Source: an optimization exercise on an open RTL-to-GDS flow (aim: small area, a short achievable clock period and few clock cycles per item). Production flows keep margins and buffers that such runs may drop. RTL that was checked went through simulation tests only; none was proved equivalent to the original. Some runs may be left out. An edit can pass the tests and still lose a function that they never use. The RTL of runs 2 to 4 was laid out without a check of its function.

`run.sh`:
```
#!/bin/bash
# synth_recipe.tcl (not shown) runs the flow's synth.tcl, then flattens the netlist and writes it again
# the make line also repeats each setting of config.mk as NAME=value (left out here)
make -C /OpenROAD-flow-scripts/flow DESIGN_CONFIG=/design/flow/config.mk WORK_HOME=/design/flow/orfs CLKGATE_MAP_FILE= SYNTH_SCRIPT=/design/flow/synth_recipe.tcl finish
```
`config.mk`:
```
export PLATFORM = sky130hd
export DESIGN_NAME = DSP_CONV1D
export DESIGN_NICKNAME = DSP_CONV1D
export VERILOG_FILES = /design/flow/design.v
export SDC_FILE = /design/flow/constraint.sdc
export NUM_CORES = 8
export LEC_CHECK = 0
export CAP_MARGIN = 20
export CORE_MARGIN = 2
export CORE_UTILIZATION = 40
export SLEW_MARGIN = 20
```
`constraint.sdc`:
```
create_clock -name core_clock -period 9.0 [get_ports {s_axi_clk}]
set_input_delay 1.8000 -clock core_clock [delete_from_list [all_inputs] [get_ports {s_axi_clk}]]
set_output_delay 1.8000 -clock core_clock [all_outputs]
set_load 0.01 [all_outputs]
```
`design.v`:
```
module DSP_CONV1D #(
    parameter AXI_DATA_WIDTH = 32,
    parameter AXI_ADDR_WIDTH = 5,  
    parameter DSP_DATA_WIDTH = 32,
    parameter MAX_CONV_LEN = 256,
    parameter MAX_KERNEL_LEN = 32
)(
    input  s_axi_clk,
    input  s_axi_resetn,  
    input  [AXI_ADDR_WIDTH-1:0] s_axi_awaddr,
    input  s_axi_awvalid,
    output reg s_axi_awready,
    input  [AXI_DATA_WIDTH-1:0] s_axi_wdata,
    input  [AXI_DATA_WIDTH/8-1:0] s_axi_wstrb,
    input  s_axi_wvalid,
    output reg s_axi_wready,
    output reg  s_axi_bvalid,
    input  s_axi_bready,
    output reg [1:0] s_axi_bresp,
    input  [AXI_ADDR_WIDTH-1:0] s_axi_araddr,
    input  s_axi_arvalid,
    output reg s_axi_arready,
    output reg [AXI_DATA_WIDTH-1:0] s_axi_rdata,
    output reg [1:0] s_axi_rresp,
    output reg s_axi_rvalid,
    input  s_axi_rready,
    output interrupt_o,  
    output reg [DSP_DATA_WIDTH-1:0] dsp_mem_addr_o,
    input  [DSP_DATA_WIDTH-1:0] dsp_mem_rdata_i,
    output reg dsp_mem_req_o,
    input  dsp_mem_ack_i,
    output reg dsp_mem_we_o,
    output reg [DSP_DATA_WIDTH-1:0] dsp_mem_wdata_o
);
    localparam CTRL_REG_ADDR          = 5'h00;  
    localparam STATUS_REG_ADDR        = 5'h04;  
    localparam DATA_IN_ADDR_REG_ADDR  = 5'h08;  
    localparam KERNEL_ADDR_REG_ADDR   = 5'h0C;  
    localparam DATA_OUT_ADDR_REG_ADDR = 5'h10;  
    localparam DATA_LEN_REG_ADDR      = 5'h14;  
    localparam KERNEL_LEN_REG_ADDR    = 5'h18;  
    reg interrupt_enable_r;  
    reg busy_r;              
    reg done_r;              
    reg error_r;             
    reg [DSP_DATA_WIDTH-1:0] data_in_addr_r;
    reg [DSP_DATA_WIDTH-1:0] kernel_addr_r;
    reg [DSP_DATA_WIDTH-1:0] data_out_addr_r;
    reg [DSP_DATA_WIDTH-1:0] data_len_r;
    reg [DSP_DATA_WIDTH-1:0] kernel_len_r;
    localparam S_IDLE            = 4'd0;
    localparam S_BUSY_INIT       = 4'd1;
    localparam S_INIT_ACCUM      = 4'd2;
    localparam S_FETCH_KERNEL    = 4'd3;
    localparam S_WAIT_KERNEL_ACK = 4'd4;
    localparam S_FETCH_DATA      = 4'd5;
    localparam S_WAIT_DATA_ACK   = 4'd6;
    localparam S_EXEC_MAC        = 4'd7;
    localparam S_CHECK_MAC_LOOP  = 4'd8;
    localparam S_STORE_OUTPUT    = 4'd9;
    localparam S_WAIT_STORE_ACK  = 4'd10;
    localparam S_CHECK_OUTPUT_LOOP = 4'd11;
    localparam S_FINISH          = 4'd12;
    reg [3:0] current_state_r;
    reg [DSP_DATA_WIDTH-1:0] current_input_val_r;
    reg [DSP_DATA_WIDTH-1:0] current_kernel_val_r;
    reg [DSP_DATA_WIDTH-1:0] accumulator_r;
    wire [DSP_DATA_WIDTH-1:0] mac_mult_result_w = current_input_val_r * current_kernel_val_r;
    reg [$clog2(MAX_CONV_LEN+1)-1:0] output_idx_r;
    reg [$clog2(MAX_KERNEL_LEN+1)-1:0] kernel_idx_r;
    reg [DSP_DATA_WIDTH-1:0] current_data_read_addr_r;
    reg [DSP_DATA_WIDTH-1:0] current_kernel_read_addr_r;
    reg [DSP_DATA_WIDTH-1:0] current_output_write_addr_r;
    wire [DSP_DATA_WIDTH-1:0] len_diff_w = data_len_r - kernel_len_r;
    wire params_invalid_w = (kernel_len_r == 0) || (kernel_len_r > MAX_KERNEL_LEN) ||
                            (data_len_r < kernel_len_r) || (len_diff_w >= MAX_CONV_LEN);
    wire [DSP_DATA_WIDTH-1:0] calculated_output_len_w = len_diff_w + 1;
    assign interrupt_o = (done_r || error_r) && interrupt_enable_r;
    wire axi_write_fire_w = s_axi_awvalid && s_axi_awready && s_axi_wvalid && s_axi_wready;
    wire axi_read_fire_w  = s_axi_arvalid && s_axi_arready;
    wire start_cmd_w = axi_write_fire_w && (s_axi_awaddr == CTRL_REG_ADDR) && s_axi_wdata[0] &&
                       (current_state_r == S_IDLE);
    always @(posedge s_axi_clk or negedge s_axi_resetn) begin
        if (!s_axi_resetn) begin
            s_axi_awready <= 1'b0;
            s_axi_wready  <= 1'b0;
        end else begin
            if (axi_write_fire_w) begin  
                s_axi_awready <= 1'b0;
                s_axi_wready  <= 1'b0;
            end else if (!s_axi_bvalid || s_axi_bready) begin  
                s_axi_awready <= 1'b1;
                s_axi_wready  <= 1'b1;
            end
        end
    end
    always @(posedge s_axi_clk or negedge s_axi_resetn) begin
        if (!s_axi_resetn) begin
            interrupt_enable_r <= 1'b0;
            data_in_addr_r     <= 32'b0;
            kernel_addr_r      <= 32'b0;
            data_out_addr_r    <= 32'b0;
            data_len_r         <= 32'b0;
            kernel_len_r       <= 32'b0;
            s_axi_bvalid       <= 1'b0;
            s_axi_bresp        <= 2'b00;
        end else begin
            if (axi_write_fire_w) begin
                s_axi_bvalid <= 1'b1;        
                s_axi_bresp  <= 2'b00;       
                case (s_axi_awaddr)
                    CTRL_REG_ADDR:          interrupt_enable_r <= s_axi_wdata[1];
                    DATA_IN_ADDR_REG_ADDR:  data_in_addr_r  <= s_axi_wdata;
                    KERNEL_ADDR_REG_ADDR:   kernel_addr_r   <= s_axi_wdata;
                    DATA_OUT_ADDR_REG_ADDR: data_out_addr_r <= s_axi_wdata;
                    DATA_LEN_REG_ADDR:      data_len_r      <= s_axi_wdata;
                    KERNEL_LEN_REG_ADDR:    kernel_len_r    <= s_axi_wdata;
                    default: begin
                    end
                endcase
            end else if (s_axi_bready && s_axi_bvalid) begin
                s_axi_bvalid <= 1'b0;  
            end
        end
    end
    always @(posedge s_axi_clk or negedge s_axi_resetn) begin
        if (!s_axi_resetn) begin
            s_axi_arready <= 1'b0;
        end else begin
            if (axi_read_fire_w) begin  
                s_axi_arready <= 1'b0;
            end else if (!s_axi_rvalid || s_axi_rready) begin  
                s_axi_arready <= 1'b1;
            end
        end
    end
    always @(posedge s_axi_clk or negedge s_axi_resetn) begin
        if (!s_axi_resetn) begin
            s_axi_rvalid <= 1'b0;
            s_axi_rresp  <= 2'b00;
            s_axi_rdata  <= 32'b0;
        end else begin
            if (axi_read_fire_w) begin
                s_axi_rvalid <= 1'b1;
                s_axi_rresp  <= 2'b00;   
                case (s_axi_araddr)
                    CTRL_REG_ADDR:          s_axi_rdata <= {{(AXI_DATA_WIDTH-2){1'b0}}, interrupt_enable_r, 1'b0};
                    STATUS_REG_ADDR:        s_axi_rdata <= {{(AXI_DATA_WIDTH-3){1'b0}}, error_r, done_r, busy_r};
                    DATA_IN_ADDR_REG_ADDR:  s_axi_rdata <= data_in_addr_r;
                    KERNEL_ADDR_REG_ADDR:   s_axi_rdata <= kernel_addr_r;
                    DATA_OUT_ADDR_REG_ADDR: s_axi_rdata <= data_out_addr_r;
                    DATA_LEN_REG_ADDR:      s_axi_rdata <= data_len_r;
                    KERNEL_LEN_REG_ADDR:    s_axi_rdata <= kernel_len_r;
                    default:                s_axi_rdata <= 32'hDEADBEEF;  
                endcase
            end else if (s_axi_rready && s_axi_rvalid) begin
                s_axi_rvalid <= 1'b0;  
            end
        end
    end
    wire status_read_w = axi_read_fire_w && (s_axi_araddr == STATUS_REG_ADDR);
    always @(posedge s_axi_clk or negedge s_axi_resetn) begin
        if (!s_axi_resetn) begin
            busy_r  <= 1'b0;
            done_r  <= 1'b0;
            error_r <= 1'b0;
        end else begin
            if (start_cmd_w) begin
                busy_r  <= 1'b1;
                done_r  <= 1'b0;
                error_r <= 1'b0;
            end else begin
                if (current_state_r == S_FINISH) begin
                    done_r  <= 1'b1;
                    error_r <= params_invalid_w;
                    busy_r  <= 1'b0;
                end else if (status_read_w) begin
                    done_r  <= 1'b0;
                    error_r <= 1'b0;
                end
            end
        end
    end
    always @(posedge s_axi_clk or negedge s_axi_resetn) begin
        if (!s_axi_resetn) begin
            current_state_r <= S_IDLE;
        end else begin
            case (current_state_r)
                S_IDLE: begin
                    if (start_cmd_w)
                        current_state_r <= S_BUSY_INIT;
                end
                S_BUSY_INIT: begin
                    if (params_invalid_w) begin
                        current_state_r <= S_FINISH;  
                    end else begin
                        current_state_r <= S_INIT_ACCUM;
                    end
                end
                S_INIT_ACCUM:   current_state_r <= S_FETCH_KERNEL;
                S_FETCH_KERNEL: current_state_r <= S_WAIT_KERNEL_ACK;
                S_WAIT_KERNEL_ACK: begin
                    if (dsp_mem_ack_i)
                        current_state_r <= S_FETCH_DATA;
                end
                S_FETCH_DATA: current_state_r <= S_WAIT_DATA_ACK;
                S_WAIT_DATA_ACK: begin
                    if (dsp_mem_ack_i)
                        current_state_r <= S_EXEC_MAC;
                end
                S_EXEC_MAC: current_state_r <= S_CHECK_MAC_LOOP;
                S_CHECK_MAC_LOOP: begin
                    if (kernel_idx_r < kernel_len_r)
                        current_state_r <= S_FETCH_KERNEL;
                    else
                        current_state_r <= S_STORE_OUTPUT;
                end
                S_STORE_OUTPUT: current_state_r <= S_WAIT_STORE_ACK;
                S_WAIT_STORE_ACK: begin
                    if (dsp_mem_ack_i)
                        current_state_r <= S_CHECK_OUTPUT_LOOP;
                end
                S_CHECK_OUTPUT_LOOP: begin
                    if (output_idx_r < calculated_output_len_w)
                        current_state_r <= S_INIT_ACCUM;
                    else
                        current_state_r <= S_FINISH;
                end
                S_FINISH: current_state_r <= S_IDLE;
                default: current_state_r <= S_IDLE;
            endcase
        end
    end
    always @(posedge s_axi_clk) begin
        case (current_state_r)
            S_BUSY_INIT: begin
                output_idx_r <= 0;
                current_output_write_addr_r <= data_out_addr_r;
            end
            S_INIT_ACCUM: begin
                accumulator_r <= {DSP_DATA_WIDTH{1'b0}};
                kernel_idx_r <= 0;
                current_data_read_addr_r <= data_in_addr_r + output_idx_r;
                current_kernel_read_addr_r <= kernel_addr_r;
            end
            S_WAIT_KERNEL_ACK: begin
                if (dsp_mem_ack_i) begin
                    current_kernel_val_r <= dsp_mem_rdata_i;
                    current_kernel_read_addr_r <= current_kernel_read_addr_r + 1;  
                end
            end
            S_WAIT_DATA_ACK: begin
                if (dsp_mem_ack_i) begin
                    current_input_val_r <= dsp_mem_rdata_i;
                    current_data_read_addr_r <= current_data_read_addr_r + 1;  
                end
            end
            S_EXEC_MAC: begin
                accumulator_r <= accumulator_r + mac_mult_result_w;
                kernel_idx_r <= kernel_idx_r + 1;
            end
            S_WAIT_STORE_ACK: begin
                if (dsp_mem_ack_i) begin
                    output_idx_r <= output_idx_r + 1;
                    current_output_write_addr_r <= current_output_write_addr_r + 1;  
                end
            end
            default: begin
            end
        endcase
    end
    always @(*) begin
        dsp_mem_req_o   = 1'b0;
        dsp_mem_we_o    = 1'b0;
        dsp_mem_addr_o  = current_kernel_read_addr_r;
        dsp_mem_wdata_o = accumulator_r;
        case (current_state_r)
            S_FETCH_KERNEL, S_WAIT_KERNEL_ACK: begin
                dsp_mem_addr_o = current_kernel_read_addr_r;
                dsp_mem_req_o  = 1'b1;
            end
            S_FETCH_DATA, S_WAIT_DATA_ACK: begin
                dsp_mem_addr_o = current_data_read_addr_r;
                dsp_mem_req_o  = 1'b1;
            end
            S_STORE_OUTPUT, S_WAIT_STORE_ACK: begin
                dsp_mem_addr_o = current_output_write_addr_r;
                dsp_mem_req_o  = 1'b1;
                dsp_mem_we_o   = 1'b1;  
            end
            default: begin
            end
        endcase
    end
endmodule
```
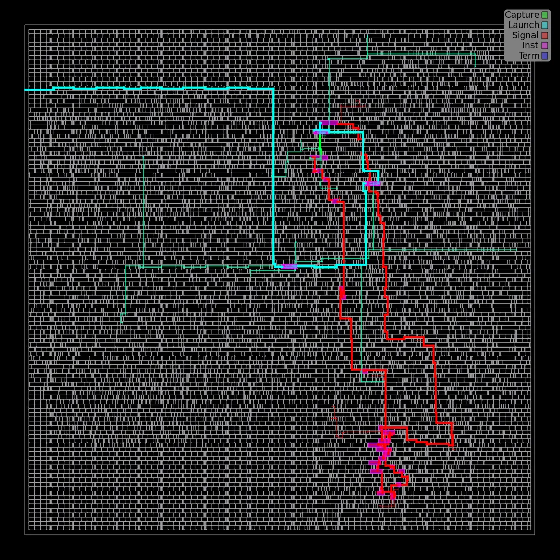
Figure 1: run 1, worst path highlighted.
final critical delay including setup and external delays: 8340 ps
Worst Setup Slack, final: 660 ps
Finished Layout Cells: 5540
final sum of negative setup slack: 0 ps

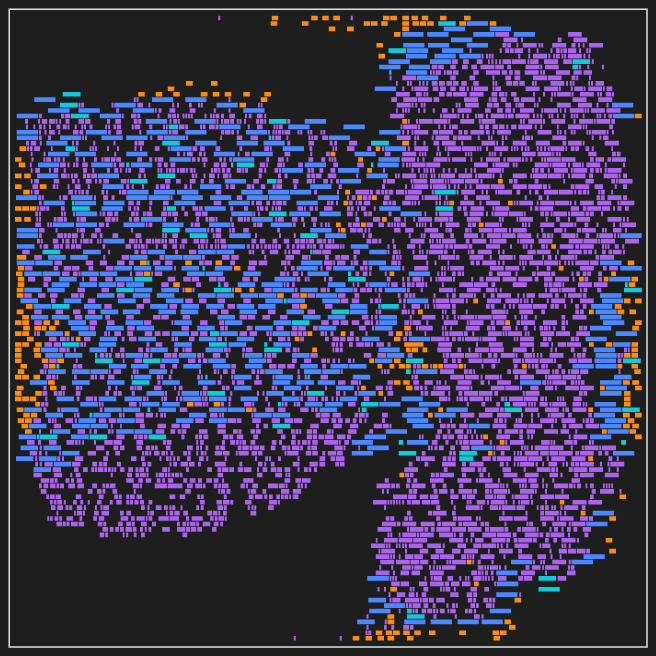
Figure 2: run 1, cells coloured by class.
Drawn at 2 px/um.
sequential cells: in blue, cells 411. combinational and other logic: in purple, cells 3500. remaining buffers and delay cells: in orange, cells 251. clock drivers and dummy loads: in cyan, cells 87.
cell area after layout: 44300 sq um
standard-cell row count: 115
utilization after layout: 45.1%
sequential share of cell area: 25.6%

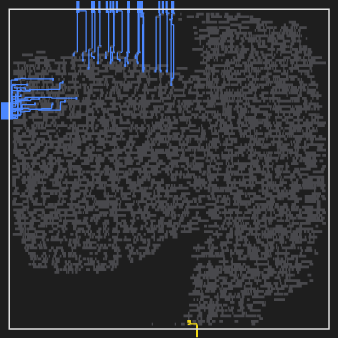
Figure 3: run 1, wires at chosen ports, followed through buffers.
Drawn at 1 px/um.
`s_axi_awvalid`: in yellow, direction input, edge bottom, end cells 2, wire 18.5 um. `dsp_mem_addr_o`: in blue, direction output, edge 20 top, 12 left, end cells 32, wire 1760 um.
IO Port Bufs: 185
total I/O pin count: 194

==> Flow_metrics.wiki, run 1 <==
{| class="wikitable"
! Metric !! Value
|-
| Fraction of the mapped netlist area in compound gates || 9.82%
|-
| Half-perimeter wire length after detailed placement || slightly above 90 mm
|-
| Final hold vios || 0
|-
| Number of sinks driven by the clock tree || around 410
|-
| Critical path's top delay family || adder cells
|-
| Wire length of the first global-routing pass || 182 mm
|-
| Fraction of the yosys area taken by sequential cells || 28.7%
|-
| Area of the mapped netlist || slightly below 40000 sq um
|-
| Number of DRC markers in iteration 0 || roughly 2300
|-
| Number of cells traversed by the worst register-to-register path || 26
|-
| Type of the worst setup path || reg2reg
|-
| # nets final || around 5000
|-
| Post-DR wirelength/cell || between 20 and 25 um
|-
| Routed vias/inst || about 5.4
|-
| Commonest cells after routing, fill and taps aside || 599 x inv_1, 486 x nand2_1, 440 x fa_1, 314 x and2_1, 207 x edfxtp_1
|-
| WHS Endpoint || data_len_r[0]
|-
| All-layer global routing usage || 23.4%
|-
| Post-CTS setup buffer count || 0
|-
| Routed wire length || 117 mm
|-
| Combinational family with the most area after synthesis || adder cells
|-
| Synthesized-area fraction occupied by adder cells || around 28%
|-
| Fraction of final layout cells with drive strength greater than 1 || 7.81%
|-
| Overall die height || between 300 and 400 um
|-
| Start point of the worst hold path || data_len_r[0]
|-
| CTS Buffer Depth || 3
|-
| Startpoint of the most critical register-to-register path || current_kernel_val_r[3]
|-
| Number of levels in the clock H-tree || 2
|-
| Post-route clock period utilization || about 93%
|-
| Worst hold path class || reg2reg
|-
| Normalized max-slew margin || approximately a quarter
|-
| Filler instances || about 9400
|-
| Most area-hungry cell type in the Yosys netlist || fa_1
|-
| Area of all sequential standard cells || about 11000 sq um
|-
| Total of flip-flops plus latches after synthesis || between 400 and 500
|-
| Worst path most repeated cell || fa_1
|-
| Slew at the pin closest to its max-slew limit || roughly 1100 ps
|-
| Achievable Freq || between 0.1 and 0.15 GHz
|-
| Capture point of the critical path || accumulator_r[30]
|-
| Residual overflow from global routing || 0
|-
| Syn. warnings || 1
|-
| Share of synthesized flip-flops with an asynchronous set or reset || between 40% and 50%
|-
| Worst setup path startpoint || current_kernel_val_r[3]
|-
| Most used flip-flop cell after synthesis || edfxtp_1
|-
| Post-Syn Area per Cell || about 9.6 sq um
|-
| Result of the run || no timing/DRC/antenna violations
|-
| Setup-failing EPs final || 0
|-
| Final antenna-violating net count || 0
|-
| Clock Skew || ~22 ps
|-
| Clock-pin slew reported for the worst setup and hold paths after clock tree synthesis || roughly 60 ps
|-
| Die Footprint || ~100000 sq um
|-
| Parity-gate share of the synthesized area counting xor and xnor cells || under 10%
|-
| Maximum capacitance violations || 0
|}
Testbench counts for the RTL of run 1, summed over its fixed seeds: cycles 901,408, macs 128,917.
run 1: metal layers:
layer | track usage, % | wire [um] | up-vias
li1 | - | - | 13700
met1 | 30.1 | 47700 | 15000
met2 | 39.2 | 56400 | 921
met3 | 5.51 | 9340 | 204
met4 | 6.93 | 3700 | 26
met5 | 0 | 179 | -
run 1: per-stage QoR:
| step | setup WS [ps] |
|---|---|
| finish | 660 |
| global route | 281 |
| CTS | 668 |
| detailed placement | 702 |
| global placement | 721 |
| floorplan | 1690 |
run 1: area by class of cell:
class,instances,area share (%)
diodes,4,0.0226
clock buffers,66,3.03
clock inverters,21,0.424
inverters,600,5.08
multi-input cells,2900,56.9
flip-flops and latches,411,25.6
well taps,1287,3.64
repair buffers,251,5.35
## Run 2: large edit since run 1, in outline
design.v: 295 -> 1906 lines; modules unchanged: 0
  DSP_CONV1D: edited, 295 -> 407 lines
  conv_mul_s1: new, 1431 lines
  conv_mul_s2: new, 68 lines
==> module conv_mul_s2 as of run 2 <==
module conv_mul_s2 (input [63:0] rows, input [31:0] acc, output [31:0] sum);
  wire u1 = rows[0] ^ rows[32];
  wire u2 = rows[0] & rows[32];
  wire u3 = rows[1] ^ rows[33] ^ acc[1];
  wire u4 = (rows[1] & rows[33]) | (rows[1] & acc[1]) | (rows[33] & acc[1]);
  wire u5 = rows[2] ^ rows[34] ^ acc[2];
  wire u6 = (rows[2] & rows[34]) | (rows[2] & acc[2]) | (rows[34] & acc[2]);
  wire u7 = rows[3] ^ rows[35] ^ acc[3];
  wire u8 = (rows[3] & rows[35]) | (rows[3] & acc[3]) | (rows[35] & acc[3]);
  wire u9 = rows[4] ^ rows[36] ^ acc[4];
  wire u10 = (rows[4] & rows[36]) | (rows[4] & acc[4]) | (rows[36] & acc[4]);
  wire u11 = rows[5] ^ rows[37] ^ acc[5];
  wire u12 = (rows[5] & rows[37]) | (rows[5] & acc[5]) | (rows[37] & acc[5]);
  wire u13 = rows[6] ^ rows[38] ^ acc[6];
  wire u14 = (rows[6] & rows[38]) | (rows[6] & acc[6]) | (rows[38] & acc[6]);
  wire u15 = rows[7] ^ rows[39] ^ acc[7];
  wire u16 = (rows[7] & rows[39]) | (rows[7] & acc[7]) | (rows[39] & acc[7]);
  wire u17 = rows[8] ^ rows[40] ^ acc[8];
  wire u18 = (rows[8] & rows[40]) | (rows[8] & acc[8]) | (rows[40] & acc[8]);
  wire u19 = rows[9] ^ rows[41] ^ acc[9];
  wire u20 = (rows[9] & rows[41]) | (rows[9] & acc[9]) | (rows[41] & acc[9]);
  wire u21 = rows[10] ^ rows[42] ^ acc[10];
  wire u22 = (rows[10] & rows[42]) | (rows[10] & acc[10]) | (rows[42] & acc[10]);
  wire u23 = rows[11] ^ rows[43] ^ acc[11];
  wire u24 = (rows[11] & rows[43]) | (rows[11] & acc[11]) | (rows[43] & acc[11]);
  wire u25 = rows[12] ^ rows[44] ^ acc[12];
  wire u26 = (rows[12] & rows[44]) | (rows[12] & acc[12]) | (rows[44] & acc[12]);
  wire u27 = rows[13] ^ rows[45] ^ acc[13];
  wire u28 = (rows[13] & rows[45]) | (rows[13] & acc[13]) | (rows[45] & acc[13]);
  wire u29 = rows[14] ^ rows[46] ^ acc[14];
  wire u30 = (rows[14] & rows[46]) | (rows[14] & acc[14]) | (rows[46] & acc[14]);
  wire u31 = rows[15] ^ rows[47] ^ acc[15];
  wire u32 = (rows[15] & rows[47]) | (rows[15] & acc[15]) | (rows[47] & acc[15]);
  wire u33 = rows[16] ^ rows[48] ^ acc[16];
  wire u34 = (rows[16] & rows[48]) | (rows[16] & acc[16]) | (rows[48] & acc[16]);
  wire u35 = rows[17] ^ rows[49] ^ acc[17];
  wire u36 = (rows[17] & rows[49]) | (rows[17] & acc[17]) | (rows[49] & acc[17]);
  wire u37 = rows[18] ^ rows[50] ^ acc[18];
  wire u38 = (rows[18] & rows[50]) | (rows[18] & acc[18]) | (rows[50] & acc[18]);
  wire u39 = rows[19] ^ rows[51] ^ acc[19];
  wire u40 = (rows[19] & rows[51]) | (rows[19] & acc[19]) | (rows[51] & acc[19]);
  wire u41 = rows[20] ^ rows[52] ^ acc[20];
  wire u42 = (rows[20] & rows[52]) | (rows[20] & acc[20]) | (rows[52] & acc[20]);
  wire u43 = rows[21] ^ rows[53] ^ acc[21];
  wire u44 = (rows[21] & rows[53]) | (rows[21] & acc[21]) | (rows[53] & acc[21]);
  wire u45 = rows[22] ^ rows[54] ^ acc[22];
  wire u46 = (rows[22] & rows[54]) | (rows[22] & acc[22]) | (rows[54] & acc[22]);
  wire u47 = rows[23] ^ rows[55] ^ acc[23];
  wire u48 = (rows[23] & rows[55]) | (rows[23] & acc[23]) | (rows[55] & acc[23]);
  wire u49 = rows[24] ^ rows[56] ^ acc[24];
  wire u50 = (rows[24] & rows[56]) | (rows[24] & acc[24]) | (rows[56] & acc[24]);
  wire u51 = rows[25] ^ rows[57] ^ acc[25];
  wire u52 = (rows[25] & rows[57]) | (rows[25] & acc[25]) | (rows[57] & acc[25]);
  wire u53 = rows[26] ^ rows[58] ^ acc[26];
  wire u54 = (rows[26] & rows[58]) | (rows[26] & acc[26]) | (rows[58] & acc[26]);
  wire u55 = rows[27] ^ rows[59] ^ acc[27];
  wire u56 = (rows[27] & rows[59]) | (rows[27] & acc[27]) | (rows[59] & acc[27]);
  wire u57 = rows[28] ^ rows[60] ^ acc[28];
  wire u58 = (rows[28] & rows[60]) | (rows[28] & acc[28]) | (rows[60] & acc[28]);
  wire u59 = rows[29] ^ rows[61] ^ acc[29];
  wire u60 = (rows[29] & rows[61]) | (rows[29] & acc[29]) | (rows[61] & acc[29]);
  wire u61 = rows[30] ^ rows[62] ^ acc[30];
  wire u62 = (rows[30] & rows[62]) | (rows[30] & acc[30]) | (rows[62] & acc[30]);
  wire u63 = rows[31] ^ rows[63] ^ acc[31];
  wire [31:0] q0 = {u62, u60, u58, u56, u54, u52, u50, u48, u46, u44, u42, u40, u38, u36, u34, u32, u30, u28, u26, u24, u22, u20, u18, u16, u14, u12, u10, u8, u6, u4, u2, u1};
  wire [31:0] q1 = {u63, u61, u59, u57, u55, u53, u51, u49, u47, u45, u43, u41, u39, u37, u35, u33, u31, u29, u27, u25, u23, u21, u19, u17, u15, u13, u11, u9, u7, u5, u3, acc[0]};
  assign sum = q0 + q1;
endmodule
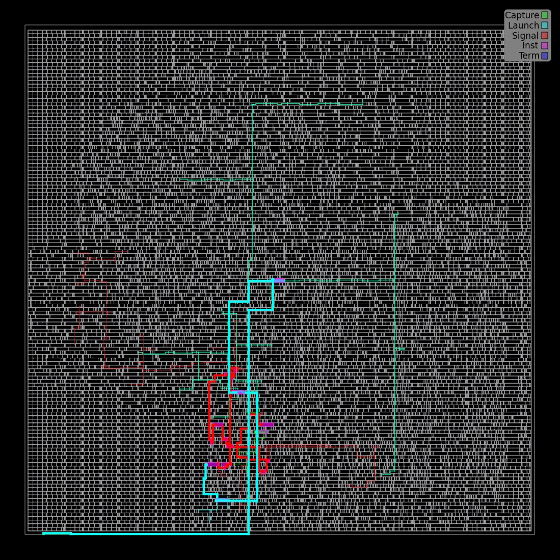
Figure 4: run 2, worst path highlighted.
Worst Setup Slack, final: 2920 ps
utilization after layout: 45.5%
final critical delay including setup and external delays: 6080 ps

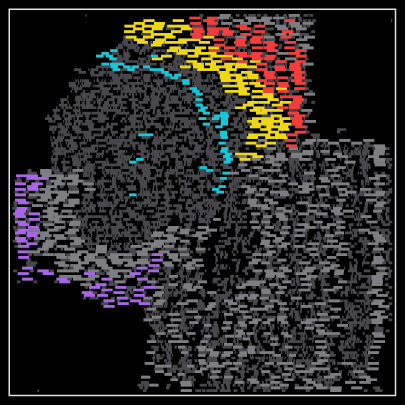
Figure 5: run 2, sequential cells grouped by signal name.
Drawn at 1 px/um. Other sequential cells in the stronger grey, the rest of the logic in the fainter grey.
`ring`: in yellow, placed flops 128, where top middle. `wq`: in red, placed flops 96. `rows_q`: in cyan, placed flops 63. `fifo`: in purple, placed flops 64.
area of all sequential standard cells: 26100 sq um
sequential share of cell area: 39.9%

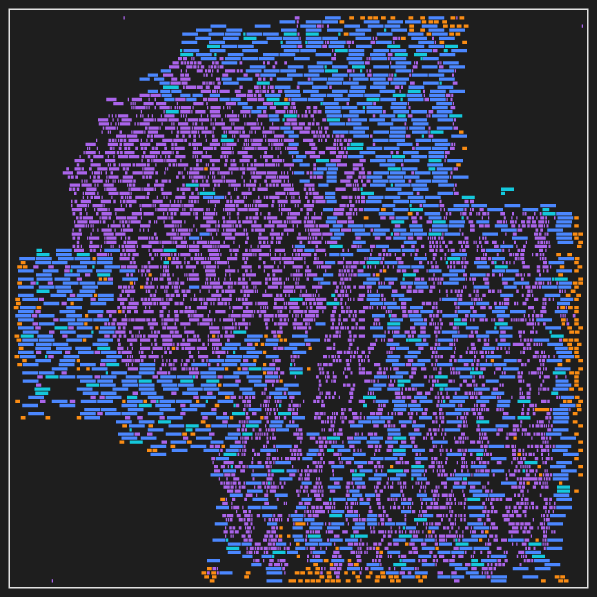
Figure 6: run 2, cells coloured by class.
Drawn at 1.5 px/um.
cell area after layout: 65300 sq um
area of the core region: 144000 sq um
standard-cell row count: 139

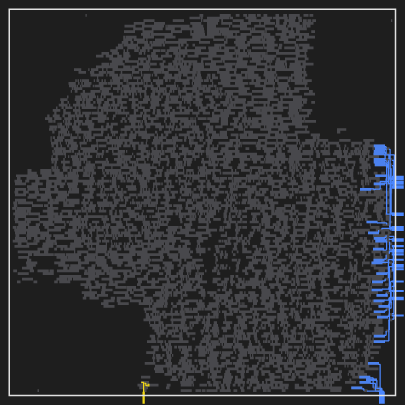
Figure 7: run 2, wires at chosen ports, followed through buffers.
Drawn at 1 px/um.
`s_axi_awvalid`: in yellow, direction input, edge bottom, end cells 1, wire 20.0 um. `dsp_mem_addr_o`: in blue, direction output, edge 27 right, 5 bottom, end cells 32, wire 926 um.

==> Flow_metrics.wiki, run 2 <==
{| class="wikitable"
! Metric !! Value
|-
| Number of DRC markers in iteration 0 || 3452 (+52%)
|-
| Number of cells traversed by the worst register-to-register path || 16 (-38%)
|-
| Fraction of final layout cells with drive strength greater than 1 || 9.00% (+1.2 points)
|-
| Total of flip-flops plus latches after synthesis || 945 (+130%)
|-
| Post-Syn Area per Cell || 11.1 sq um (+15%)
|-
| Startpoint of the most critical register-to-register path || c_tap[0]
|-
| Final antenna-violating net count || 0 (unchanged)
|-
| Start point of the worst hold path || f0
|-
| Highest layer used for signal routing || met5
|-
| Critical path's top delay family || simple AND/OR/NAND/NOR gates
|-
| Clock Skew || 34.8 ps (+13.2 ps)
|-
| Setup-failing EPs final || 0 (unchanged)
|-
| Share of synthesized flip-flops with an asynchronous set or reset || 25.7% (-24 points)
|-
| Post-DR wirelength/cell || 21.7 um (+2.3%)
|-
| Number of sinks driven by the clock tree || 945 (+130%)
|-
| Die Footprint || 148000 sq um (+46%)
|-
| Metal1 wirelength || 67.6 mm (+42%)
|-
| All-layer global routing usage || 21.6% (-1.8 points)
|-
| Fraction of the yosys area taken by sequential cells || 44.9% (+16 points)
|-
| Filler instances || 13400 (+42%)
|-
| Syn. warnings || 3 (+2)
|-
| Placement-stage worst setup slack || 2840 ps (+2140 ps)
|-
| Total I/O pin count || 194 (unchanged)
|-
| Routed vias/inst || 5.36 (-0.37%)
|-
| CTS Buffer Depth || 3 (unchanged)
|-
| Achievable Freq || 0.164 GHz (+37%)
|-
| Normalized max-slew margin || 26.6% (+1.3 points)
|-
| Routed wire length || 159 mm (+36%)
|-
| IO Port Bufs || 185 (unchanged)
|-
| Number of levels in the clock H-tree || 3 (+1)
|-
| GRT met3 Usage || 3.27% (-2.2 points)
|-
| Final sum of negative setup slack || 0 ps (unchanged)
|-
| Result of the run || no timing/DRC/antenna violations
|-
| Most area-hungry cell type in the Yosys netlist || edfxtp_1
|-
| Wire length of the first global-routing pass || 243 mm (+33%)
|-
| Clock-pin slew reported for the worst setup and hold paths after clock tree synthesis || 60 ps (about the same)
|-
| Met2 wire len || 76.1 mm (+35%)
|-
| WHS Endpoint || f1
|-
| Worst path most repeated cell || nand2_1
|}
[run 2: how the worst max path moves through the flow]
stage | start | endpoint | slack, ps | cells after the start
after CTS | c_tap[0] | r_nblk[3] | 2810 | 17
after global routing | c_tap[0] | r_nblk[3] | 2360 | 17
after global placement | c_tap[0] | r_nblk[3] | 2890 | 17
after detailed placement | c_tap[0] | r_nblk[3] | 2840 | 17
after floorplan | v1 | wq[1][0] | 2360 | 2
final | c_tap[0] | r_nblk[6] | 2920 | 16
[run 2: cell families after synthesis]
group / synth area share (%)
and+or+nand+nor: 13.5
DFF: 44.9
buffers and inverters: 5.55
AOI/OAI and AO/OA: 8.53
adders and majority gates: 18.3
xor gates and xnor gates: 4.17
muxes: 5.05
other: 0.00647
[run 2: final cells by class]
type / count / area share [%]
Inverter: 597 / 3.43
Multi-Input combinational cell: 3448 / 44.1
Tap cell: 1903 / 3.65
Clock inverter: 51 / 0.730
Sequential cell: 945 / 39.9
Timing Repair Buffer: 261 / 3.77
Clock buffer: 142 / 4.44
## Run 3: what changed since run 2
--- a/config.mk
+++ b/config.mk
@@ -7,2 +7,3 @@
 export LEC_CHECK = 0
+export ABC_CLOCK_PERIOD_IN_PS = 4000
 export CAP_MARGIN = 20
@@ -10,2 +11,3 @@
 export CORE_UTILIZATION = 40
+export SETUP_SLACK_MARGIN = 5
 export SLEW_MARGIN = 20
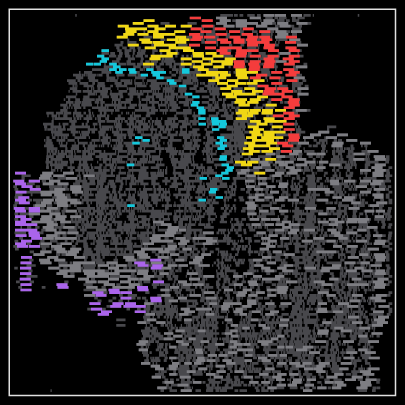
Figure 8: run 3, sequential cells grouped by signal name.
Drawn at 1 px/um. Other sequential cells in the stronger grey, the rest of the logic in the fainter grey.
`wq`: in red, placed flops 96. `fifo`: in purple, placed flops 64. `ring`: in yellow, placed flops 128, where top middle. `rows_q`: in cyan, placed flops 63.
Another 594 sequential cells are not coloured.
sequential share of cell area: 36.8%
utilization after layout: 49.3%
area of all sequential standard cells: 26100 sq um

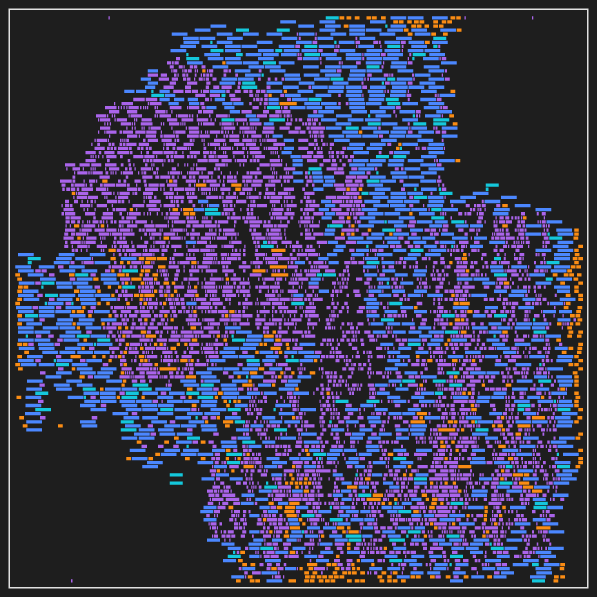
Figure 9: run 3, cells coloured by class.
Drawn at 1.5 px/um.
cell area after layout: 70800 sq um

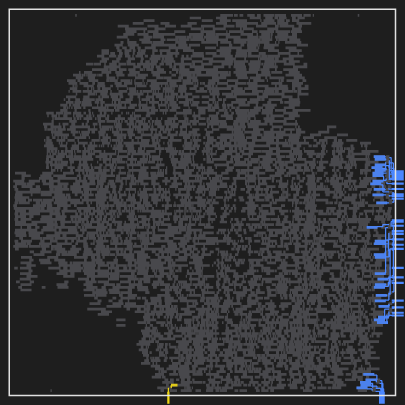
Figure 10: run 3, wires at chosen ports, followed through buffers.
Drawn at 1 px/um.
`s_axi_awvalid`: in yellow, direction input, edge bottom, end cells 1, wire 8.80 um. `dsp_mem_addr_o`: in blue, direction output, edge 27 right, 5 bottom, end cells 32, wire 607 um.

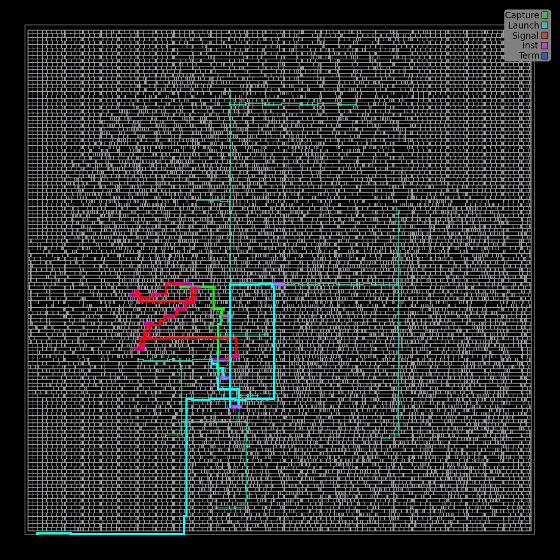
Figure 11: run 3, worst path highlighted.
final critical delay including setup and external delays: 5180 ps
Worst Setup Slack, final: 3820 ps
Finished Layout Cells: 7609

==> Flow_metrics.wiki, run 3 <==
{| class="wikitable"
! Metric !! Value
|-
| Clock Skew || 46.8 ps (+11.9 ps)
|-
| Post-Syn Area per Cell || 11.1 sq um (unchanged)
|-
| #MultiIn Comb || 3455 (+0.20%)
|-
| Final sum of negative setup slack || 0 ps (unchanged)
|-
| Layout sequential cell count || 945 (unchanged)
|-
| Fraction of the yosys area taken by sequential cells || 44.9% (unchanged)
|-
| CTS Buffer Depth || 3 (unchanged)
|-
| GRT met3 Usage || 3.96% (+0.69 points)
|-
| Result of the run || no timing/DRC/antenna violations
|-
| Number of DRC markers in iteration 0 || 4042 (+17%)
|-
| Total of flip-flops plus latches after synthesis || 945 (unchanged)
|-
| Routed wire length || 174 mm (+9.6%)
|-
| Final antenna-violating net count || 0 (unchanged)
|-
| Mux share of post-synthesis cell area || 5.05% (unchanged)
|-
| Synthesized-area fraction occupied by adder cells || 18.3% (unchanged)
|-
| Non-clock buffer count in the final layout || 511 (+96%)
|-
| Highest layer used for signal routing || met4
|-
| Met2 wire len || 83.4 mm (+9.7%)
|-
| Number of levels in the clock H-tree || 3 (unchanged)
|-
| Clock buf/inv share || 5.09% (-0.079 points)
|-
| Post-DR wirelength/cell || 22.9 um (+5.8%)
|-
| Capture point of the critical path || rows_q[63]
|-
| Wire length of the first global-routing pass || 259 mm (+6.9%)
|-
| Post-synthesis simple-gate area fraction || 13.5% (unchanged)
|-
| Layout clock buffer count || 144 (+1.4%)
|-
| Worst path most repeated cell || xnor2_1
|-
| Inserted tap cell count || 1903 (unchanged)
|-
| Fraction of the mapped netlist area in compound gates || 8.53% (unchanged)
|-
| Standard-cell row count || 139 (unchanged)
|-
| Routed vias/inst || 5.44 (+1.5%)
|-
| Non-clock inverter count in the final layout || 597 (unchanged)
|-
| All-layer global routing usage || 23.3% (+1.6 points)
|-
| Most area-hungry cell type in the Yosys netlist || edfxtp_1
|-
| Area of the core region || 144000 sq um (unchanged)
|}
-- run 3: cell count changes in the layout (fill, tap and decap cells not counted), moves of 37 or more --
cell,before,now
fa_1,441,363
and2_1,411,371
fa_2,0,78
and2_4,0,40
inv_2,0,46
buf_4,74,214
a21oi_1,181,140
o21ai_0,230,193
buf_6,0,61
inv_1,597,548
-- run 3: how the worst min path moves through the flow --
stage | start | to | slack [ps] | cells past startpoint
final | f0 | f1 | 360 | 0
after global routing | f0 | f1 | 360 | 0
after CTS | f0 | f1 | 360 | 0
after detailed placement | f0 | f1 | 350 | 0
after global placement | f0 | f1 | 340 | 0
after floorplan | f0 | f1 | 330 | 0
-- run 3: through the flow --
step	worst slack [ps]	util [%]	instances	hold slack (ps)
6_report	3820	49.3	7609	357
4_1_cts	3860	48.2	7544	359
2_1_floorplan	4070	-	5236	331
3_5_place_dp	3480	43.5	7149	346
5_1_grt	3640	49.3	7605	362
3_3_place_gp	3510	43.5	7149	336
-- run 3: what timing repair did --
action                                  4_1_cts  5_1_grt
hold endpoints to repair                      0        0
buffers inserted                            186       56
cloned                                       15        4
hold buffers                                  0        0
gates resized for setup                     334      245
pin swaps                                   172      153
endpoints found under the setup margin      306      197
==> run 4: too many edits to list; what changed since run 3 <==
design.v: 1906 -> 1928 lines; modules unchanged: 0
  DSP_CONV1D: edited, 407 -> 420 lines
  conv_mul_s1: edited, 1431 -> 1315 lines
  conv_mul_s2: edited, 68 -> 193 lines
==> module DSP_CONV1D as of run 4 <==
module DSP_CONV1D #(
    parameter AXI_DATA_WIDTH = 32,
    parameter AXI_ADDR_WIDTH = 5,  
    parameter DSP_DATA_WIDTH = 32,
    parameter MAX_CONV_LEN = 256,
    parameter MAX_KERNEL_LEN = 32
)(
    input  s_axi_clk,
    input  s_axi_resetn,  
    input  [AXI_ADDR_WIDTH-1:0] s_axi_awaddr,
    input  s_axi_awvalid,
    output reg s_axi_awready,
    input  [AXI_DATA_WIDTH-1:0] s_axi_wdata,
    input  [AXI_DATA_WIDTH/8-1:0] s_axi_wstrb,
    input  s_axi_wvalid,
    output reg s_axi_wready,
    output reg  s_axi_bvalid,
    input  s_axi_bready,
    output reg [1:0] s_axi_bresp,
    input  [AXI_ADDR_WIDTH-1:0] s_axi_araddr,
    input  s_axi_arvalid,
    output reg s_axi_arready,
    output reg [AXI_DATA_WIDTH-1:0] s_axi_rdata,
    output reg [1:0] s_axi_rresp,
    output reg s_axi_rvalid,
    input  s_axi_rready,
    output interrupt_o,
    output reg [DSP_DATA_WIDTH-1:0] dsp_mem_addr_o,
    input  [DSP_DATA_WIDTH-1:0] dsp_mem_rdata_i,
    output reg dsp_mem_req_o,
    input  dsp_mem_ack_i,
    output reg dsp_mem_we_o,
    output reg [DSP_DATA_WIDTH-1:0] dsp_mem_wdata_o
);
    localparam P   = 4;    
    localparam LP  = 2;    
    localparam R   = 4;    
    localparam FD  = 3;    
    localparam WQD = 2;    
    localparam CTRL_REG_ADDR          = 5'h00;
    localparam STATUS_REG_ADDR        = 5'h04;
    localparam DATA_IN_ADDR_REG_ADDR  = 5'h08;
    localparam KERNEL_ADDR_REG_ADDR   = 5'h0C;
    localparam DATA_OUT_ADDR_REG_ADDR = 5'h10;
    localparam DATA_LEN_REG_ADDR      = 5'h14;
    localparam KERNEL_LEN_REG_ADDR    = 5'h18;
    reg interrupt_enable_r;
    reg busy_r;
    reg done_r;
    reg error_r;
    reg [31:0] data_in_addr_r;
    reg [31:0] kernel_addr_r;
    reg [31:0] data_out_addr_r;
    reg [31:0] data_len_r;
    reg [31:0] kernel_len_r;
    assign interrupt_o = (done_r || error_r) && interrupt_enable_r;
    wire axi_write_fire_w = s_axi_awvalid && s_axi_awready && s_axi_wvalid && s_axi_wready;
    wire axi_read_fire_w  = s_axi_arvalid && s_axi_arready;
    wire start_cmd_w = axi_write_fire_w && (s_axi_awaddr == CTRL_REG_ADDR) && s_axi_wdata[0] && !busy_r;
    wire status_read_w = axi_read_fire_w && (s_axi_araddr == STATUS_REG_ADDR);
    always @(posedge s_axi_clk or negedge s_axi_resetn) begin
        if (!s_axi_resetn) begin
            s_axi_awready <= 1'b0;
            s_axi_wready  <= 1'b0;
        end else begin
            if (axi_write_fire_w) begin
                s_axi_awready <= 1'b0;
                s_axi_wready  <= 1'b0;
            end else if (!s_axi_bvalid || s_axi_bready) begin
                s_axi_awready <= 1'b1;
                s_axi_wready  <= 1'b1;
            end
        end
    end
    always @(posedge s_axi_clk or negedge s_axi_resetn) begin
        if (!s_axi_resetn) begin
            interrupt_enable_r <= 1'b0;
            data_in_addr_r     <= 32'b0;
            kernel_addr_r      <= 32'b0;
            data_out_addr_r    <= 32'b0;
            data_len_r         <= 32'b0;
            kernel_len_r       <= 32'b0;
            s_axi_bvalid       <= 1'b0;
            s_axi_bresp        <= 2'b00;
        end else begin
            if (axi_write_fire_w) begin
                s_axi_bvalid <= 1'b1;
                s_axi_bresp  <= 2'b00;
                case (s_axi_awaddr)
                    CTRL_REG_ADDR:          interrupt_enable_r <= s_axi_wdata[1];
                    DATA_IN_ADDR_REG_ADDR:  data_in_addr_r  <= s_axi_wdata;
                    KERNEL_ADDR_REG_ADDR:   kernel_addr_r   <= s_axi_wdata;
                    DATA_OUT_ADDR_REG_ADDR: data_out_addr_r <= s_axi_wdata;
                    DATA_LEN_REG_ADDR:      data_len_r      <= s_axi_wdata;
                    KERNEL_LEN_REG_ADDR:    kernel_len_r    <= s_axi_wdata;
                    default: begin
                    end
                endcase
            end else if (s_axi_bready && s_axi_bvalid) begin
                s_axi_bvalid <= 1'b0;
            end
        end
    end
    always @(posedge s_axi_clk or negedge s_axi_resetn) begin
        if (!s_axi_resetn) begin
            s_axi_arready <= 1'b0;
        end else begin
            if (axi_read_fire_w) begin
                s_axi_arready <= 1'b0;
            end else if (!s_axi_rvalid || s_axi_rready) begin
                s_axi_arready <= 1'b1;
            end
        end
    end
    always @(posedge s_axi_clk or negedge s_axi_resetn) begin
        if (!s_axi_resetn) begin
            s_axi_rvalid <= 1'b0;
            s_axi_rresp  <= 2'b00;
            s_axi_rdata  <= 32'b0;
        end else begin
            if (axi_read_fire_w) begin
                s_axi_rvalid <= 1'b1;
                s_axi_rresp  <= 2'b00;
                case (s_axi_araddr)
                    CTRL_REG_ADDR:          s_axi_rdata <= {30'b0, interrupt_enable_r, 1'b0};
                    STATUS_REG_ADDR:        s_axi_rdata <= {29'b0, error_r, done_r, busy_r};
                    DATA_IN_ADDR_REG_ADDR:  s_axi_rdata <= data_in_addr_r;
                    KERNEL_ADDR_REG_ADDR:   s_axi_rdata <= kernel_addr_r;
                    DATA_OUT_ADDR_REG_ADDR: s_axi_rdata <= data_out_addr_r;
                    DATA_LEN_REG_ADDR:      s_axi_rdata <= data_len_r;
                    KERNEL_LEN_REG_ADDR:    s_axi_rdata <= kernel_len_r;
                    default:                s_axi_rdata <= 32'hDEADBEEF;
                endcase
            end else if (s_axi_rready && s_axi_rvalid) begin
                s_axi_rvalid <= 1'b0;
            end
        end
    end
    wire [31:0] len_diff_w = data_len_r - kernel_len_r;
    wire params_invalid_w = (kernel_len_r == 0) || (kernel_len_r > MAX_KERNEL_LEN) ||
                            (data_len_r < kernel_len_r) || (len_diff_w >= MAX_CONV_LEN);
    reg        inv_q;        
    reg [7:0]  nm1_q;        
    reg [5:0]  kl_q;         
    reg [8:0]  dlm1_q;       
    reg [7:0]  lasti_q;      
    reg [8:0]  nblk_q;       
    reg        small_q;      
    always @(posedge s_axi_clk) begin
        inv_q   <= params_invalid_w;
        nm1_q   <= len_diff_w[7:0];
        kl_q    <= kernel_len_r[5:0];
        dlm1_q  <= data_len_r[8:0] - 9'd1;
        small_q <= (nm1_q < P - 1);
        lasti_q <= (nm1_q < P - 1) ? 8'd0 : (nm1_q + 8'd1 - P);
        nblk_q  <= {1'b0, nm1_q >> LP} + 9'd1;
    end
    reg errp_q;      
    reg start_q;     
    wire finish_w;
    always @(posedge s_axi_clk or negedge s_axi_resetn) begin
        if (!s_axi_resetn) begin
            busy_r  <= 1'b0;
            done_r  <= 1'b0;
            error_r <= 1'b0;
            errp_q  <= 1'b0;
            start_q <= 1'b0;
        end else begin
            start_q <= start_cmd_w && !inv_q;
            if (start_cmd_w) begin
                busy_r  <= 1'b1;
                done_r  <= 1'b0;
                error_r <= 1'b0;
                errp_q  <= inv_q;
            end else begin
                if (finish_w || errp_q) begin
                    done_r  <= 1'b1;
                    error_r <= errp_q;
                    busy_r  <= 1'b0;
                    errp_q  <= 1'b0;
                end else if (status_read_w) begin
                    done_r  <= 1'b0;
                    error_r <= 1'b0;
                end
            end
        end
    end
    localparam FPW = (FD > 1) ? $clog2(FD) : 1;
    reg [31:0]    fifo [0:FD-1];
    reg [FPW:0]   f_cnt, f_res;
    reg [FPW-1:0] f_rp, f_wp;
    reg           f_avail_q, f_roomy_q;
    wire [31:0] f_head = fifo[f_rp];
    wire f_push = dsp_mem_req_o && dsp_mem_ack_i && !dsp_mem_we_o;
    wire f_pop;
    wire do_r;
    wire [FPW:0] f_cnt_n = f_cnt + f_push - f_pop;
    wire [FPW:0] f_res_n = f_res + do_r - f_pop;
    always @(posedge s_axi_clk) begin
        if (f_push) fifo[f_wp] <= dsp_mem_rdata_i;
    end
    always @(posedge s_axi_clk or negedge s_axi_resetn) begin
        if (!s_axi_resetn) begin
            f_cnt <= 0; f_res <= 0; f_rp <= 0; f_wp <= 0;
            f_avail_q <= 1'b0; f_roomy_q <= 1'b1;
        end else begin
            if (f_push) f_wp <= (f_wp == FD-1) ? 0 : f_wp + 1'b1;
            if (f_pop)  f_rp <= (f_rp == FD-1) ? 0 : f_rp + 1'b1;
            f_cnt <= f_cnt_n;
            f_res <= f_res_n;
            f_avail_q <= (f_cnt_n != 0);
            f_roomy_q <= (f_res_n < FD);
        end
    end
    localparam WPW = (WQD > 1) ? $clog2(WQD) : 1;
    reg [31:0]    wq   [0:WQD-1];
    reg           wqrw [0:WQD-1];
    reg [WPW:0]   wq_cnt;
    reg [WPW-1:0] wq_rp, wq_wp;
    reg           wq_ne_q;       
    reg           wcredit_q;     
    wire          wq_push;
    wire [31:0]   wq_din;
    wire          wq_din_rw;
    wire          do_w;
    wire [WPW:0]  wq_cnt_n = wq_cnt + wq_push - do_w;
    wire          w0_n;
    reg           v0, f0, w0, rw0;   
    reg           v1, f1, w1, rw1;
    always @(posedge s_axi_clk) begin
        if (wq_push) begin
            wq[wq_wp]   <= wq_din;
            wqrw[wq_wp] <= wq_din_rw;
        end
    end
    always @(posedge s_axi_clk or negedge s_axi_resetn) begin
        if (!s_axi_resetn) begin
            wq_cnt <= 0; wq_rp <= 0; wq_wp <= 0;
            wq_ne_q <= 1'b0; wcredit_q <= 1'b1;
        end else begin
            if (wq_push) wq_wp <= (wq_wp == WQD-1) ? 0 : wq_wp + 1'b1;
            if (do_w)    wq_rp <= (wq_rp == WQD-1) ? 0 : wq_rp + 1'b1;
            wq_cnt <= wq_cnt_n;
            wq_ne_q <= (wq_cnt_n != 0);
            wcredit_q <= (wq_cnt_n + w0 + w0_n < WQD);
        end
    end
    reg        r_act;      
    reg        r_k;        
    reg [LP:0] r_fill;     
    reg [5:0]  r_kidx;     
    reg [8:0]  r_nblk;     
    reg [7:0]  r_i;        
    reg [8:0]  rx_idx;     
    reg [8:0]  w_idx;      
    wire [7:0] r_inext = (r_nblk == 9'd2) ? lasti_q : r_i + P;
    wire r_grpend = (r_fill == 1);
    wire r_blkend = r_grpend && (r_kidx == kl_q);
    wire m_free = !dsp_mem_req_o || dsp_mem_ack_i;
    wire want_r = r_act && (f_roomy_q || f_pop);
    assign do_w = m_free && wq_ne_q;
    assign do_r = m_free && !wq_ne_q && want_r;
    wire        w_rw     = wqrw[wq_rp];
    wire [8:0]  w_idx_s  = w_rw ? {1'b0, lasti_q} : w_idx;
    wire [31:0] base_sel = wq_ne_q ? data_out_addr_r : (r_k ? kernel_addr_r : data_in_addr_r);
    wire [8:0]  idx_sel  = wq_ne_q ? w_idx_s : (r_k ? {3'b0, r_kidx} : rx_idx);
    wire [31:0] addr_nx  = base_sel + {23'd0, idx_sel};
    always @(posedge s_axi_clk or negedge s_axi_resetn) begin
        if (!s_axi_resetn) begin
            dsp_mem_req_o <= 1'b0;
            dsp_mem_we_o  <= 1'b0;
        end else if (m_free) begin
            dsp_mem_req_o <= wq_ne_q || want_r;
            dsp_mem_we_o  <= wq_ne_q;
        end
    end
    always @(posedge s_axi_clk) begin
        if (m_free) begin
            dsp_mem_addr_o  <= addr_nx;
            dsp_mem_wdata_o <= wq[wq_rp];
        end
        if (start_q) w_idx <= 9'd0;
        else if (do_w) w_idx <= w_idx_s + 9'd1;
    end
    always @(posedge s_axi_clk or negedge s_axi_resetn) begin
        if (!s_axi_resetn) begin
            r_act <= 1'b0;
        end else if (start_q) begin
            r_act <= 1'b1;
        end else if (do_r && !r_k && r_blkend && r_nblk == 9'd1) begin
            r_act <= 1'b0;
        end
    end
    always @(posedge s_axi_clk) begin
        if (start_q) begin
            r_k     <= 1'b1;
            r_kidx  <= 6'd0;
            r_nblk  <= nblk_q;
            r_i     <= 8'd0;
            rx_idx  <= 9'd0;
        end else if (do_r) begin
            if (r_k) begin
                r_kidx  <= r_kidx + 6'd1;
                r_k     <= 1'b0;
                r_fill  <= (r_kidx == 6'd0) ? P : 1;
            end else begin
                if (rx_idx != dlm1_q) rx_idx <= rx_idx + 9'd1;    
                r_fill <= r_fill - 1'b1;
                if (r_grpend) r_k <= 1'b1;
                if (r_blkend) begin                  
                    r_kidx  <= 6'd0;
                    r_nblk  <= r_nblk - 9'd1;
                    r_i     <= r_inext;
                    rx_idx  <= {1'b0, r_inext};
                end
            end
        end
    end
    reg st_kload, st_run, st_flush, st_drain;
    reg [5:0]    c_tap;
    reg [LP-1:0] c_slot;
    reg [8:0]    c_nblk;
    reg          c_first;    
    reg          t0, tl, s0, sl;    
    reg [31:0] a_q;          
    reg [31:0] k_q;          
    reg [31:0] dl [0:P-2];   
    wire need_f = t0 || s0 || sl;
    wire wr_op  = t0 && !c_first;
    wire iss_run = st_run && (!need_f || f_avail_q) && (!wr_op || wcredit_q);
    wire flush_wr = !small_q || ({1'b0, c_slot} <= nm1_q[LP:0]);
    wire iss_flush = st_flush && (!flush_wr || wcredit_q);
    wire iss_kload = st_kload && f_avail_q;
    assign f_pop = iss_kload || (iss_run && need_f);
    assign w0_n = (iss_run && wr_op) || (iss_flush && flush_wr);
    wire [31:0] x_in = (t0 || sl) ? f_head : dl[0];
    wire drained = !v0 && !v1 && (wq_cnt == 0) && !dsp_mem_req_o;
    assign finish_w = st_drain && drained;
    integer di;
    always @(posedge s_axi_clk) begin
        if (iss_kload || (iss_run && s0 && !t0)) k_q <= f_head;
        if (iss_run) begin
            a_q <= x_in;
            for (di = 0; di < P-2; di = di + 1) dl[di] <= dl[di+1];
            dl[P-2] <= x_in;
        end
    end
    always @(posedge s_axi_clk or negedge s_axi_resetn) begin
        if (!s_axi_resetn) begin
            st_kload <= 1'b0; st_run <= 1'b0; st_flush <= 1'b0; st_drain <= 1'b0;
            c_tap <= 6'd0; c_slot <= 0; c_nblk <= 9'd0; c_first <= 1'b0;
            t0 <= 1'b0; tl <= 1'b0; s0 <= 1'b0; sl <= 1'b0;
            v0 <= 1'b0; f0 <= 1'b0; w0 <= 1'b0; rw0 <= 1'b0;
            v1 <= 1'b0; f1 <= 1'b0; w1 <= 1'b0; rw1 <= 1'b0;
        end else begin
            v1 <= v0; f1 <= f0; w1 <= w0; rw1 <= rw0;
            v0 <= iss_run || iss_flush;
            f0 <= iss_run && t0;
            w0 <= w0_n;
            rw0 <= iss_flush && s0;
            if (start_q) begin
                st_kload <= 1'b1;
                c_nblk <= nblk_q;
                c_first <= 1'b1;
                c_tap <= 6'd0; c_slot <= 0;
                t0 <= 1'b1; tl <= (kl_q == 6'd1); s0 <= 1'b1; sl <= 1'b0;
            end
            if (iss_kload) begin
                st_kload <= 1'b0;
                st_run <= 1'b1;
            end
            if (iss_run || iss_flush) begin
                c_slot <= c_slot + 1'b1;
                s0 <= sl;
                sl <= (c_slot == P-2);
            end
            if (iss_run && sl) begin
                c_tap <= c_tap + 6'd1;
                t0 <= 1'b0;
                tl <= (c_tap + 6'd2 == kl_q);
                if (tl) begin                        
                    c_tap <= 6'd0;
                    t0 <= 1'b1;
                    tl <= (kl_q == 6'd1);
                    c_first <= 1'b0;
                    c_nblk <= c_nblk - 9'd1;
                    st_run <= 1'b0;
                    if (c_nblk == 9'd1) st_flush <= 1'b1;
                    else st_kload <= 1'b1;
                end
            end
            if (iss_flush && sl) begin
                st_flush <= 1'b0;
                st_drain <= 1'b1;
            end
            if (finish_w) st_drain <= 1'b0;
        end
    end
    wire [R*32-1:0] rows_w;
    reg  [R*32-1:0] rows_q;
    conv_mul_s1 u_s1 (.a(a_q), .b(k_q), .rows(rows_w));
    always @(posedge s_axi_clk) rows_q <= rows_w;
    reg  [31:0] ring [0:P-2];
    reg  [31:0] rcs0, rcs1;
    wire [31:0] acc_in = f1 ? 32'd0 : ring[0];
    wire [31:0] q0_w, q1_w;
    conv_mul_s2 u_s2 (.rows(rows_q), .acc(acc_in), .q0(q0_w), .q1(q1_w));
    integer ri;
    always @(posedge s_axi_clk) begin
        if (v1) begin
            for (ri = 0; ri < P-2; ri = ri + 1) ring[ri] <= ring[ri+1];
            ring[P-2] <= rcs0 + rcs1;
            rcs0 <= q0_w;
            rcs1 <= q1_w;
        end
    end
    assign wq_push   = v1 && w1;
    assign wq_din    = ring[0];
    assign wq_din_rw = rw1;
endmodule
--- a/config.mk
+++ b/config.mk
@@ -6,5 +6,5 @@
 export NUM_CORES = 8
 export LEC_CHECK = 0
-export ABC_CLOCK_PERIOD_IN_PS = 4000
+export ABC_CLOCK_PERIOD_IN_PS = 3000
 export CAP_MARGIN = 20
 export CORE_MARGIN = 2
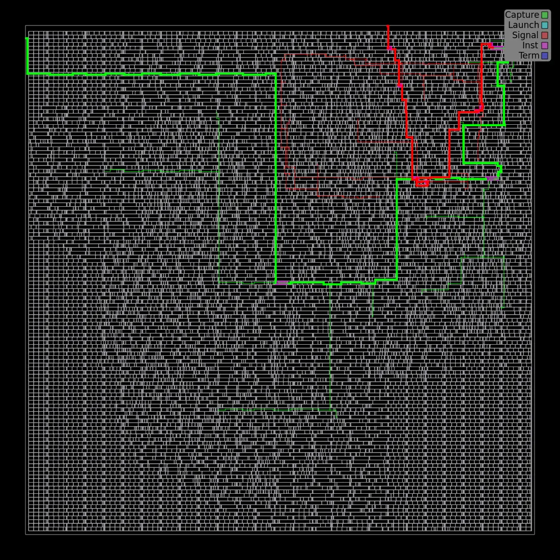
Figure 12: run 4, worst path highlighted.
Worst Setup Slack, final: 5010 ps
final critical delay including setup and external delays: 3990 ps
Finished Layout Cells: 6594

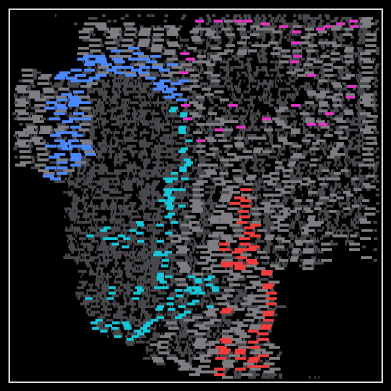
Figure 13: run 4, sequential cells grouped by signal name.
Drawn at 1 px/um. Other sequential cells in the stronger grey, the rest of the logic in the fainter grey.
`dl`: in blue, placed flops 96, where top left. `wq`: in red, placed flops 64. `rows_q`: in cyan, placed flops 122. `s_axi_rdata`: in magenta, placed flops 32.
utilization after layout: 46.8%
sequential share of cell area: 41.7%

==> Flow_metrics.wiki, run 4 <==
{| class="wikitable"
! Metric !! Value
|-
| Highest layer used for signal routing || met5
|-
| Result of the run || no timing/DRC/antenna violations
|-
| Non-clock inverter count in the final layout || 526 (-12%)
|-
| Post-Syn Area per Cell || 12.0 sq um (+7.9%)
|-
| Layout clock buffer count || 143 (-0.69%)
|-
| Routed vias/inst || 5.15 (-5.3%)
|-
| Area of all sequential standard cells || 26100 sq um (+0.17%)
|-
| All-layer global routing usage || 20.2% (-3.0 points)
|-
| Wire length of the first global-routing pass || 211 mm (-19%)
|-
| Inserted tap cell count || 1768 (-7.1%)
|-
| Clock Skew || 70.4 ps (+23.7 ps)
|-
| Non-clock buffer count in the final layout || 292 (-43%)
|-
| Tightest hold margin || 352 ps (-5.13 ps)
|-
| Final antenna-violating net count || 0 (unchanged)
|-
| Routed wire length || 139 mm (-20%)
|-
| GRT met3 Usage || 3.63% (-0.33 points)
|-
| Number of levels in the clock H-tree || 3 (unchanged)
|-
| Placement-stage worst setup slack || 4020 ps (+536 ps)
|-
| Most area-hungry cell type in the Yosys netlist || edfxtp_1
|-
| Final sum of negative setup slack || 0 ps (unchanged)
|-
| Clock buf/inv share || 5.78% (+0.69 points)
|-
| Total of flip-flops plus latches after synthesis || 977 (+3.4%)
|}
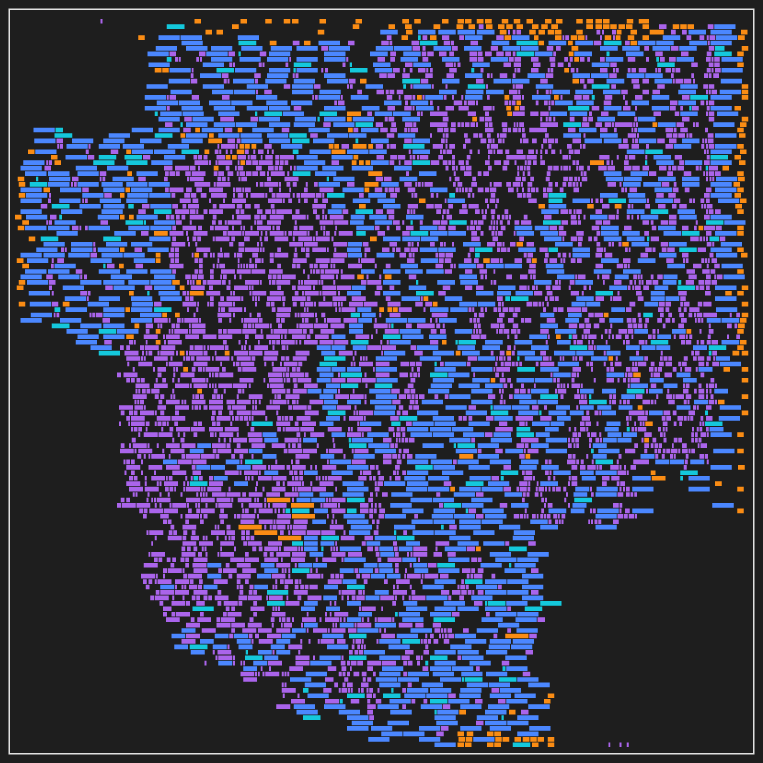
Figure 14: run 4, cells coloured by class.
Drawn at 2 px/um.
sequential cells: in blue, cells 977. remaining buffers and delay cells: in orange, cells 292. clock drivers and dummy loads: in cyan, cells 202. combinational and other logic: in purple, cells 3349.
area of the core region: 134000 sq um
standard-cell row count: 134
cell area after layout: 62700 sq um

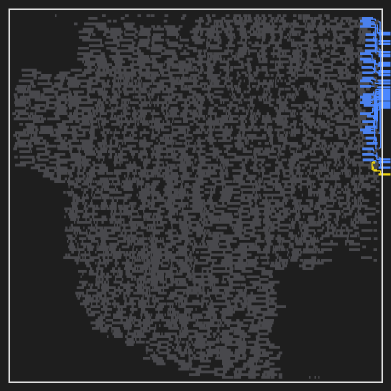
Figure 15: run 4, wires at chosen ports, followed through buffers.
Drawn at 1 px/um.
`dsp_mem_addr_o`: in blue, direction output, edge right, end cells 32, wire 641 um. `s_axi_awvalid`: in yellow, direction input, edge right, end cells 2, wire 24.2 um.

[run 4: cell types whose count changed after synthesis, sizes merged, moves of 27 or more]
cell / delta
nand2: -145
dfxtp: +84
nor2: -75
inv: -71
edfxtp: -66
o21ai: -57
nand3: -48
a21oi: -44
clkbuf: -42
xor2: -41
xnor2: -37
a31oi: -30
and3: -27
[run 4: logic make-up after synthesis]
logic type,after synthesis,share of synthesized area [%]
xor gates and xnor gates,198,3.21
buffers and inverters,722,5.07
DFF,977,48.3
muxes,310,6.25
and+or+nand+nor,1158,11.0
adders and majority gates,571,19.3
AOI/OAI and AO/OA,581,6.77
other,1,0.00694
[run 4: what timing repair did]
action | in CTS | in global routing
resized for setup | 46 | 53
pin swaps | 9 | 24
buffers inserted | 27 | 11
gates cloned | 8 | 0
endpoints found under the setup margin | 72 | 32
[run 4: how the worst min path moves through the flow]
stage	depth (start not counted)	endpoint	startpoint	slack (ps)
2_1_floorplan	0	f1	f0	330
4_1_cts	0	v1	v0	350
3_3_place_gp	0	f1	f0	340
5_1_grt	0	v1	v0	370
3_5_place_dp	0	f1	f0	360
6_report	0	v1	v0	350

[separate check: timing with driven ports]
The results above use ideal ports. As a check the final layouts listed here were re-extracted and re-timed, cells and wires unchanged. Step 1 (the two cells are an assumption about what drives the block):
set clk [get_ports {s_axi_clk}]
set_driving_cell -lib_cell sky130_fd_sc_hd__clkbuf_16 $clk
set_driving_cell -lib_cell sky130_fd_sc_hd__buf_2 [delete_from_list [all_inputs] $clk]
Step 2, shift: input delay + t, output delay - t, t = (earliest + latest rising clock arrival at the registers) / 2. This alone moves slack from input paths to output paths. Three values: ideal ports, drivers, drivers and shift; two values: the first two.
run | t (ns) | setup WS [ns] | worst data-port slew with drivers (ns) | pins driven straight from the clock port
run 1 | 0.692 | 0.660 / 0.660 / 0.660 | 0.14 | 1
run 2 | 0.798 | 2.916 / 2.916 / 2.916 | 0.11 | 1
run 3 | 0.806 | 3.823 / 3.823 / 3.823 | 0.10 | 1
run 4 | 0.764 | 5.015 / 5.019 / 4.302 | 0.16 | 1
After both steps every run listed still meets setup and hold. For run 4, which loses most, drivers alone change the setup slack by +0.004 ns; drivers and shift together by -0.713 ns.
